Context: an optimization exercise on an open-source flow, tuned for small area and a short achievable clock period. The choices shown serve that exercise and are no tape-out recipe. The RTL was checked by simulation tests, not by an equivalence proof against the original design. Power figures rest on the tool's default switching activity, not on a simulated workload.

==> flow/config.mk <==
export PLATFORM = sky130hd
export DESIGN_NAME = decode_stage
export DESIGN_NICKNAME = decode_stage
export VERILOG_FILES = /design/flow/design.v
export SDC_FILE = /design/flow/constraint.sdc
export NUM_CORES = 4
export LEC_CHECK = 0
export CAP_MARGIN = 20
export CORE_MARGIN = 2
export CORE_UTILIZATION = 35
export SLEW_MARGIN = 20
==> flow/constraint.sdc <==
create_clock -name core_clock -period 4.0 [get_ports {i_clk}]
set_input_delay 0.8000 -clock core_clock [delete_from_list [all_inputs] [get_ports {i_clk}]]
set_output_delay 0.8000 -clock core_clock [all_outputs]
set_load 0.01 [all_outputs]
==> flow/design.v <==
`default_nettype none
module decoder (
    input wire [31:0] i_inst,
    output wire [56:0] o_bundle,
    output wire o_valid
);
    localparam UNIT_ASB = 3'h0;
    localparam UNIT_LOGIC = 3'h1;
    localparam UNIT_LOAD = 3'h2;
    localparam UNIT_STORE = 3'h3;
    localparam UNIT_ENV = 3'h4;
    localparam ASB_FUNC_PC_BIT = 0;
    localparam ASB_FUNC_IMM_BIT = 1;
    localparam ASB_FUNC_NEG_BIT = 2;
    localparam ASB_FUNC_UNSIGNED_BIT = 0;
    localparam ASB_OP_BRANCH = 3'h0;
    localparam ASB_OP_ADDSUB = 3'h1;
    localparam ASB_OP_SLT = 3'h2;
    localparam LOGIC_OP_XOR = 3'h0;
    localparam LOGIC_OP_OR = 3'h1;
    localparam LOGIC_OP_AND = 3'h2;
    localparam LOGIC_OP_SHIFT = 3'h3;
    wire [1:0] c_opcode = i_inst[1:0];
    wire compressed = c_opcode != 2'b11;
    wire [4:0] w_opcode = i_inst[6:2];
    wire [4:0] w_rd = i_inst[11:7];
    wire [4:0] w_rs1 = i_inst[19:15];
    wire [4:0] w_rs2 = i_inst[24:20];
    wire [2:0] w_funct3 = i_inst[14:12];
    wire [6:0] w_funct7 = i_inst[31:25];
    wire w_branch = w_opcode == 5'b11000;
    wire w_load = w_opcode == 5'b00000;
    wire w_store = w_opcode == 5'b01000;
    wire w_intri = w_opcode == 5'b00100;
    wire w_intrr = w_opcode == 5'b01100;
    wire w_jal = w_opcode == 5'b11011;
    wire w_jalr = w_opcode == 5'b11001;
    wire w_auipc = w_opcode == 5'b00101;
    wire w_lui = w_opcode == 5'b01101;
    wire w_ecall = i_inst == 32'h00000073;
    wire w_ebreak = i_inst == 32'h00100073;
    reg valid;
    reg [2:0] unit, op, func;
    always @(*) begin
        valid = 1'b0;
        unit = 3'bxxx;
        op = 3'bxxx;
        func = 3'bxxx;
        case (1'b1)
            w_branch: begin
                case (w_funct3)
                    3'b000, 3'b001, 3'b100, 3'b101, 3'b110, 3'b111: valid = 1'b1;
                endcase
                unit = UNIT_ASB;
                op = ASB_OP_BRANCH;
                func[ASB_FUNC_PC_BIT] = 1'b1;
                func[ASB_FUNC_IMM_BIT] = 1'b1;
                func[ASB_FUNC_NEG_BIT] = 1'b0;
                func = w_funct3;
            end
            w_load: begin
                case (w_funct3)
                    3'b000, 3'b001, 3'b010, 3'b100, 3'b101: valid = 1'b1;
                endcase
                unit = UNIT_LOAD;
                op[1:0] = w_funct3[1:0];     
                func[0] = w_funct3[2];       
            end
            w_store: begin
                case (w_funct3)
                    3'b000, 3'b001, 3'b010: valid = 1'b1;
                endcase
                unit = UNIT_STORE;
                op[1:0] = w_funct3[1:0];     
            end
            w_intri: begin
                casex (w_funct3)
                    3'b000: begin
                        valid = 1'b1;
                        unit = UNIT_ASB;
                        op = ASB_OP_ADDSUB;
                        func[ASB_FUNC_PC_BIT] = 1'b0;
                        func[ASB_FUNC_IMM_BIT] = 1'b1;
                        func[ASB_FUNC_NEG_BIT] = 1'b0;
                    end
                    3'b01x: begin
                        valid = 1'b1;
                        unit = UNIT_ASB;
                        op = ASB_OP_SLT;
                        func[ASB_FUNC_UNSIGNED_BIT] = w_funct3[0];
                    end
                    3'b100: begin
                        valid = 1'b1;
                        unit = UNIT_LOGIC;
                        op = LOGIC_OP_XOR;
                    end
                    3'b110: begin
                        valid = 1'b1;
                        unit = UNIT_LOGIC;
                        op = LOGIC_OP_OR;
                    end
                    3'b111: begin
                        valid = 1'b1;
                        unit = UNIT_LOGIC;
                        op = LOGIC_OP_AND;
                    end
                    3'b001: begin
                        valid = w_funct7 == 7'b0000000;
                        unit = UNIT_LOGIC;
                        op = LOGIC_OP_SHIFT;
                        func[1] = w_funct7[5];
                        func[0] = w_funct3[2];
                    end
                    3'b101: begin
                        valid = (w_funct7 == 7'b0000000) || (w_funct7 == 7'b0100000);
                        unit = UNIT_LOGIC;
                        op = LOGIC_OP_SHIFT;
                        func[1] = w_funct7[5];
                        func[0] = w_funct3[2];
                    end
                endcase
            end
            w_intrr: begin
                casex (w_funct3)
                    3'b000: begin
                        valid = (w_funct7 == 7'b0000000) || (w_funct7 == 7'b0100000);
                        unit = UNIT_ASB;
                        op = ASB_OP_ADDSUB;
                        func[ASB_FUNC_PC_BIT] = 1'b0;
                        func[ASB_FUNC_IMM_BIT] = 1'b0;
                        func[ASB_FUNC_NEG_BIT] = w_funct7[5];
                    end
                    3'b01x: begin
                        valid = w_funct7 == 7'b0000000;
                        unit = UNIT_ASB;
                        op = ASB_OP_SLT;
                        func[ASB_FUNC_IMM_BIT] = 1'b0;
                        func[ASB_FUNC_UNSIGNED_BIT] = w_funct3[0];
                    end
                    3'b100: begin
                        valid = w_funct7 == 7'b0000000;
                        unit = UNIT_LOGIC;
                        op = LOGIC_OP_XOR;
                    end
                    3'b110: begin
                        valid = w_funct7 == 7'b0000000;
                        unit = UNIT_LOGIC;
                        op = LOGIC_OP_OR;
                    end
                    3'b111: begin
                        valid = w_funct7 == 7'b0000000;
                        unit = UNIT_LOGIC;
                        op = LOGIC_OP_AND;
                    end
                    3'b001: begin
                        valid = w_funct7 == 7'b0000000;
                        unit = UNIT_LOGIC;
                        op = LOGIC_OP_SHIFT;
                        func[1] = w_funct7[5];
                        func[0] = w_funct3[2];
                    end
                    3'b101: begin
                        valid = (w_funct7 == 7'b0000000) || (w_funct7 == 7'b0100000);
                        unit = UNIT_LOGIC;
                        op = LOGIC_OP_SHIFT;
                        func[1] = w_funct7[5];
                        func[0] = w_funct3[2];
                    end
                endcase
            end
            w_jal: begin
                valid = 1'b1;
                unit = UNIT_ASB;
                op = ASB_OP_ADDSUB;
                func[ASB_FUNC_PC_BIT] = 1'b1;
                func[ASB_FUNC_IMM_BIT] = 1'b1;
                func[ASB_FUNC_NEG_BIT] = 1'b0;
            end
            w_jalr: begin
                valid = w_funct3 == 3'b000;
                unit = UNIT_ASB;
                op = ASB_OP_ADDSUB;
                func[ASB_FUNC_PC_BIT] = 1'b0;
                func[ASB_FUNC_IMM_BIT] = 1'b0;
                func[ASB_FUNC_NEG_BIT] = 1'b0;
            end
            w_auipc: begin
                valid = 1'b1;
                unit = UNIT_ASB;
                op = ASB_OP_ADDSUB;
                func[ASB_FUNC_PC_BIT] = 1'b1;
                func[ASB_FUNC_IMM_BIT] = 1'b1;
                func[ASB_FUNC_NEG_BIT] = 1'b0;
            end
            w_lui: begin
                valid = 1'b1;
                unit = UNIT_ASB;
                op = ASB_OP_ADDSUB;
                func[ASB_FUNC_PC_BIT] = 1'b0;
                func[ASB_FUNC_IMM_BIT] = 1'b1;
                func[ASB_FUNC_NEG_BIT] = 1'b0;
            end
            w_ecall: begin
                valid = 1'b1;
                unit = UNIT_ENV;
            end
            w_ebreak: begin
                valid = 1'b1;
                unit = UNIT_ENV;
            end
        endcase
    end
    wire w_type_r = w_intrr;
    wire w_type_i = w_intri || w_load || w_jalr || w_ecall || w_ebreak;
    wire w_type_s = w_store;
    wire w_type_b = w_branch;
    wire w_type_j = w_jal;
    wire w_type_u = w_auipc || w_lui;
    wire [31:0] w_imm;
    assign w_imm[31] = i_inst[31];
    assign w_imm[30:20] = w_type_u ? i_inst[30:20] : {11{i_inst[31]}};
    assign w_imm[19:12] = (w_type_u || w_type_j) ? i_inst[19:12] : {8{i_inst[31]}};
    wire imm11_sext = i_inst[31] & !w_type_u;
    wire imm11_bj = w_type_b ? i_inst[7] : i_inst[20];
    assign w_imm[11] = w_type_u ? 1'b0 : ((w_type_i || w_type_s) ? imm11_sext : imm11_bj);
    assign w_imm[10:5] = i_inst[30:25] & {6{!w_type_u}};
    assign w_imm[4:1] = ((w_type_i || w_type_j) ? i_inst[24:21] : i_inst[11:8]) & {4{!w_type_u}};
    assign w_imm[0] = (w_type_i ? i_inst[20] : i_inst[7]) & (w_type_i || w_type_s);
    assign o_bundle = {w_rs1, w_rs2, w_rd, unit, op, func, w_imm, 1'b0};
    assign o_valid = valid && !compressed;
endmodule
`default_nettype none
module segment #(
    parameter WORD = 32,
    parameter HALF = 16,
    parameter WIDTH = 4,             
    parameter BITS = WORD * WIDTH,
    parameter DWIDTH = 2 * WIDTH     
) (
    input wire [0:BITS - 1] i_packet,
    output wire [0:DWIDTH - 1] o_valid,
    output reg [$clog2(DWIDTH + 1) - 1:0] o_valid_count
);
    wire [0:DWIDTH - 1] compressed;
    genvar i;
    generate
        for (i = 0; i < DWIDTH; i = i + 1)
            assign compressed[i] = i_packet[i * HALF + 6:i * HALF + 7] != 2'b11;
    endgenerate
    assign o_valid[0] = 1'b1;
    generate if (WIDTH > 1)
        assign o_valid[1] = o_valid[0] && compressed[0];
    endgenerate
    genvar j;
    generate
        for (j = 2; j < DWIDTH; j = j + 1)
            assign o_valid[j] = (o_valid[j - 2] && !compressed[j - 2]) || (o_valid[j - 1] && compressed[j - 1]);
    endgenerate
    integer k;
    always @(*) begin
        o_valid_count = 0;
        for (k = 0; k < DWIDTH; k = k + 1)
            o_valid_count = o_valid_count + o_valid[k];
    end
endmodule
`default_nettype none
module decode_stage (
    input wire i_clk,
    input wire i_rst_n,
    input wire [127:0] i_packet,         
    output reg [56:0] o_bundle0,
    output reg [56:0] o_bundle1,
    output reg [56:0] o_bundle2,
    output reg [56:0] o_bundle3,
    output reg [6:0] o_inst_valid,       
    output reg [7:0] o_seg_valid,        
    output reg [3:0] o_seg_count
);
    localparam BWIDTH = 57;
    wire [7:0] inst_bytes [0:15];
    wire [BWIDTH - 1:0] bundles [0:6];
    wire [0:6] inst_valid;
    genvar byindex;
    generate
        for (byindex = 0; byindex < 16; byindex = byindex + 1) begin : g_bytes
            assign inst_bytes[byindex] = i_packet[8 * byindex + 7:8 * byindex];
        end
    endgenerate
    genvar dindex;
    generate
        for (dindex = 0; dindex < 7; dindex = dindex + 1) begin : g_dec
            decoder decoder (
                .i_inst({inst_bytes[2 * dindex + 3], inst_bytes[2 * dindex + 2], inst_bytes[2 * dindex + 1], inst_bytes[2 * dindex + 0]}),
                .o_bundle(bundles[dindex]),
                .o_valid(inst_valid[dindex])
            );
        end
    endgenerate
    wire [0:127] packet;
    genvar bindex;
    generate
        for (bindex = 0; bindex < 16; bindex = bindex + 1) begin : g_packet
            assign packet[8 * bindex:8 * bindex + 7] = inst_bytes[bindex][7:0];
        end
    endgenerate
    wire [0:7] decoder_valid;
    wire [3:0] decoder_valid_count;
    segment segmenter (.i_packet(packet), .o_valid(decoder_valid), .o_valid_count(decoder_valid_count));
    reg [BWIDTH - 1:0] di_bundles [0:3];
    always @(*) begin
        di_bundles[0] = bundles[0];
        di_bundles[1] = {BWIDTH{1'bx}};
        di_bundles[2] = {BWIDTH{1'bx}};
        di_bundles[3] = {BWIDTH{1'bx}};
        casez (decoder_valid)
            8'b11??????: di_bundles[1] = bundles[1];
            8'b101?????: di_bundles[1] = bundles[2];
        endcase
        casez (decoder_valid)
            8'b111?????: di_bundles[2] = bundles[2];
            8'b1101????: di_bundles[2] = bundles[3];
            8'b1011????: di_bundles[2] = bundles[3];
            8'b10101???: di_bundles[2] = bundles[4];
        endcase
        casez (decoder_valid)
            8'b1111????: di_bundles[3] = bundles[3];
            8'b11101???: di_bundles[3] = bundles[4];
            8'b11011???: di_bundles[3] = bundles[4];
            8'b110101??: di_bundles[3] = bundles[5];
            8'b10111???: di_bundles[3] = bundles[4];
            8'b101101??: di_bundles[3] = bundles[5];
            8'b101011??: di_bundles[3] = bundles[5];
            8'b1010101?: di_bundles[3] = bundles[6];
        endcase
    end
    integer i;
    always @(posedge i_clk, negedge i_rst_n) begin
        if (!i_rst_n) begin
            o_bundle0 <= {BWIDTH{1'b0}};
            o_bundle1 <= {BWIDTH{1'b0}};
            o_bundle2 <= {BWIDTH{1'b0}};
            o_bundle3 <= {BWIDTH{1'b0}};
            o_inst_valid <= 7'd0;
            o_seg_valid <= 8'd0;
            o_seg_count <= 4'd0;
        end else begin
            o_bundle0 <= di_bundles[0];
            o_bundle1 <= di_bundles[1];
            o_bundle2 <= di_bundles[2];
            o_bundle3 <= di_bundles[3];
            for (i = 0; i < 7; i = i + 1)
                o_inst_valid[i] <= inst_valid[i];
            for (i = 0; i < 8; i = i + 1)
                o_seg_valid[i] <= decoder_valid[i];
            o_seg_count <= decoder_valid_count;
        end
    end
endmodule
==> flow/run.sh <==
#!/bin/bash
# synth_recipe.tcl (not shown) runs the flow's synth.tcl, then flattens the netlist and writes it again
# the make line also repeats each setting of config.mk as NAME=value (left out here)
make -C /OpenROAD-flow-scripts/flow DESIGN_CONFIG=/design/flow/config.mk WORK_HOME=/design/flow/orfs CLKGATE_MAP_FILE= SYNTH_SCRIPT=/design/flow/synth_recipe.tcl finish
**Cell density map**

Bar = 50 microns. The die is cut into 20 by 20 equal tiles; white is low, dark blue is high, 0 to 100% covered.
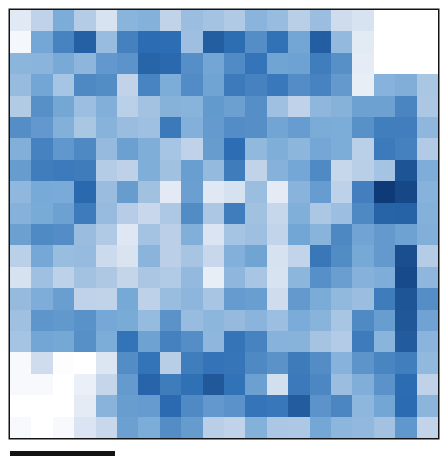
- emptiest ninth of the die: bottom left
- mean over tiles: 46%
- tiles over 75% full: 6.5%
- fullest tile: 96%

**PDN straps and rails**

Bar = 50 microns. Pins as bars on the die edge.
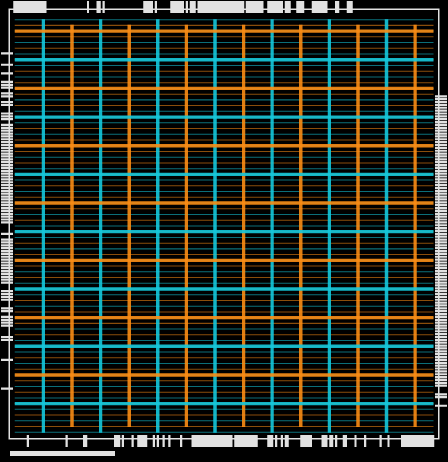
- VSS: cyan
- VDD: orange
- signal pins: 377
- met1 rails: 73

**Clock distribution**

Bar = 50 microns.
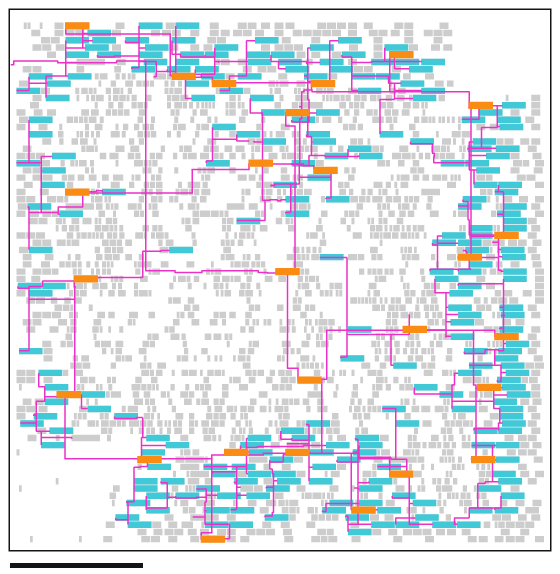
- clock wires: magenta (length 3,320 microns)
- flip-flops: cyan (count 239)
- cells driving clock nets: orange (count 26)
- flops lie: widely spread

==> summary.md <==
| Metric | Value |
|---|---|
| Status | no timing/DRC/antenna violations |
| Synth Instances | 1,656 |
| Final wirelength | 66.6 mm |
| Critical Path RT | 4.43 ns |
| Sequential Area | 5980 sq um |
| CP endpoint kind | register |
| Period Utilization, post-route | 0.930 |
| Crit path top cell by count | nor2_1 |
| Min Hold Slack | 0.264 ns |
| Final slew viol count | 0 |
| Total grt overflow | 0 |
| Routability cong. | 0.955 |
| Gr usage total | 0.313 |
| Vias in the first global route | 14,800 |
| Tapcells | 518 |
| Die height | 203 microns |
| DRC | 0 |
| Final Hold Viols | 0 |
| Crit-path slowest cell | clkdlybuf4s50_1 |
| Worst VDD drop | 0.000198 V |
| Cell area after synthesis | 13,900 sq um |
| Max frequency | 269 MHz |
| Inverter count | 39 |
| Cts bufs inserted | 26 |
| Sw Share | 0.301 |
| Max FO, Critical Path | 3 |
| Final setup vio count | 0 |
| Utilization after layout | 0.507 |
| Final-layout non-clock buffer area share | 0.247 |
| RSZ-0062 raised after global routing | false |
| Core Area | 38,900 sq um |
| FILL cells | 3,726 |
| Area after DPL | 18,800 sq um |
| Sequential cell power | 2.74 mW |
| Syn-to-layout area delta | 42.2% |
| Share of post-route cells with drive strength above 1 | 0.108 |
| Initial Util | 0.357 |
| Synth cell types | 80 |
| Crit path kind | in -> reg |
| Routed vias/inst | 6.00 |
| Non-filler cells, final | 2,590 |
| Multi-input gate area in the final layout | 7130 sq um |
| Fraction of area in multi-input gates | 0.361 |
| Placed insts | 2,539 |
| Worst endpoint data arrival time | 4.15 ns |
| Initial antenna violation count | 2 |
| TNS Setup | 0 ns |
| Clock buffers and inverters, area share | 0.0482 |
| Seq_cells | 239 |
| Leading cell kind | multi-input combinational cells |
| Max stage delay on crit path | 0.50 ns |
| Largest net degree at the start of global routing | 88 |
| Max Cap Viol | 0 |
| Drt initial violations | 2,155 |
| Period minus WS final | 3.72 ns |
| Slew HR | 0.444 |
| Design Area, Final | 19,700 sq um |
| Area of the die | 41,300 sq um |
| Most common cell after layout, fill and taps aside | clkdlybuf4s50_1 |
| CP delay by family, top | adder cells |
| P_clk | 2.67 mW |
| Ys flop type | dfrtp_1 |
| Most frequent cells in the layout | clkdlybuf4s50_1 (367), dfrtp_1 (239), nand2_1 (221), a21oi_1 (171), buf_4 (152) |
| Hold crit path type | in -> async |
| Final worst slack | 0.282 ns |
| Count of plain and timing-repair buffers | 522 |
| Combinational cell power | 1.96 mW |
| Worst path cell trace | clkdlybuf4s50_1 > nand2_1 > nor2_2 > nor2_1 > nor2_1 > nor2_1 > nor2_1 > nor2_1 > fa_1 > fa_1 > fa_1 > fa_1 > xnor2_1 |
| CLK BUF | 34 |
| WP buf/inv | 1 |
| Die Wd | 203 microns |
| Post-CTS Setup Repair Bufs | 0 |
| Syn Area/Cell | 8.38 sq um |
| Gate power share | 0.266 |
| Least-Margin Pin Slew | 0.828 ns |
| Synth Register Bits | 239 |
| Bufs on Longest Clock Path | 3 |
| Net Sw Power | 2.22 mW |
| Io pins | 377 |
| Leakage power | 8.15 nW |
| First-pass GRT wire length | 97.9 mm |
| Ys Warns | 5 |
| Fraction of area in registers | 0.303 |
| Final ANT Viol Nets | 0 |
| Async set or reset register ratio after synthesis | 1.00 |
| DP HPWL | 50.2 mm |
| Cts hold-fix bufs | 0 |
| Pwr dens | 373 nW/um^2 |
| DR vias | 15,500 |
| Int Pwr | 5.15 mW |
| PostCTS Resize Cnt | 0 |
| Num rows | 72 |
| Seq pwr share | 0.372 |
| Antenna cell count | 3 |
| Fin nets | 2,185 |
| Root buffer cell | clkbuf_16 |
| Number of enable flip-flop cells after synthesis | 0 |
| Clock network power share | 0.363 |
| Clock-pin slew on the worst setup and hold paths | 0.06 ns |
| PortBufs | 368 |
| Drt wl/cell | 25.7 microns |
| Main power group | sequential cells |
| TritonCTS clock tree | yes |
| Kind of start point of the critical path | primary input |
| Multi-input gates | 1,221 |
| Clock tree sinks | 239 |
| Place WS | -0.275 ns |
| First-pass iteration count of the detailed router | 6 |
| Final Power | 7.36 mW |
| Seq/Total Area, Yosys | 0.431 |
| Htree depth | 1 |
==> cell families after synthesis <==
kind of cell	synth area share
DFF	0.431
AOI/OAI and AO/OA	0.269
adders and majority gates	0.00757
buffers and inverters	0.0581
and+or+nand+nor	0.198
xor gates and xnor gates	0.00883
muxes	0.0270
other	0.000541
==> sequential cells by signal (all words and copies together), names as in the netlist <==
signal,flops
o_bundle0,55
o_bundle3,55
o_inst_valid,7
o_bundle1,55
o_seg_count,4
o_bundle2,55
o_seg_valid,8
==> layer usage <==
layer	up-vias	part of all wire	track usage
met4	2	0.032	0.0962
li1	6812	-	-
met1	7452	0.41	0.433
met5	-	0.00020	0
met3	143	0.10	0.0542
met2	1119	0.46	0.502
==> worst max-delay path by stage <==
stage / startpoint / to / slack, ns / depth (start not counted)
floorplan: i_packet[1] / o_seg_count[2] / 0.04 / 13
global placement: i_packet[17] / o_seg_count[1] / -0.18 / 13
global route: i_packet[17] / o_seg_count[2] / 0.13 / 13
CTS: i_packet[17] / o_seg_count[2] / 0.29 / 13
finish: i_packet[17] / o_seg_count[2] / 0.28 / 13
detailed placement: i_packet[17] / o_seg_count[2] / -0.28 / 13
==> synth_stat cells (6+ instances only) <==
library cell / count / area share
and2_1: 8 / 0.0036
nor2_1: 119 / 0.032
nor3b_1: 7 / 0.0038
nor2b_1: 23 / 0.010
nand2b_1: 30 / 0.014
nand4_1: 7 / 0.0032
o221ai_1: 9 / 0.0057
o21a_1: 9 / 0.0049
a21oi_1: 172 / 0.062
o31ai_1: 8 / 0.0043
a22oi_1: 22 / 0.012
clkbuf_1: 139 / 0.038
o22ai_1: 29 / 0.013
mux2i_1: 34 / 0.025
a21o_1: 9 / 0.0049
dfrtp_1: 239 / 0.43
o211ai_1: 13 / 0.0070
o22a_1: 25 / 0.016
a32oi_1: 7 / 0.0044
nand2_1: 221 / 0.060
inv_1: 38 / 0.010
nor4_1: 20 / 0.0090
o32ai_1: 6 / 0.0038
nand3_1: 28 / 0.010
or4_1: 9 / 0.0049
nor3_1: 49 / 0.018
a22o_1: 7 / 0.0044
buf_4: 10 / 0.0054
a211oi_1: 38 / 0.021
or3_1: 16 / 0.0072
o21ai_0: 112 / 0.040
a221o_1: 8 / 0.0058
xor2_1: 10 / 0.0063
a31oi_1: 44 / 0.020
buf_1: 13 / 0.0035
a221oi_1: 21 / 0.013

==> afterwards: timing with drivers on the ports <==
The flow's constraints put no driver on any port. The routed layout listed below was extracted and timed again, unchanged, in two steps. Step 1, drivers: a clkbuf_16 drives i_clk and a buf_2 each remaining input, both assumed. Step 2 also shifts input and output timing later by t, the mid clock arrival at the registers, as if the neighbouring blocks saw the same clock. Three values: ideal, step 1, step 2; two values: the first two.
shift t [ns]: 0.607
slack for setup (ns): 0.282 / 0.315 / -0.292
worst setup path at the end: input to register
slew at the worst register clock pin (ns): 0.07 / 0.07
With both steps, setup timing fails in this run, where it was met with ideal ports. The setup slack of this run moves by +0.033 ns with the drivers and by -0.574 ns with both steps.
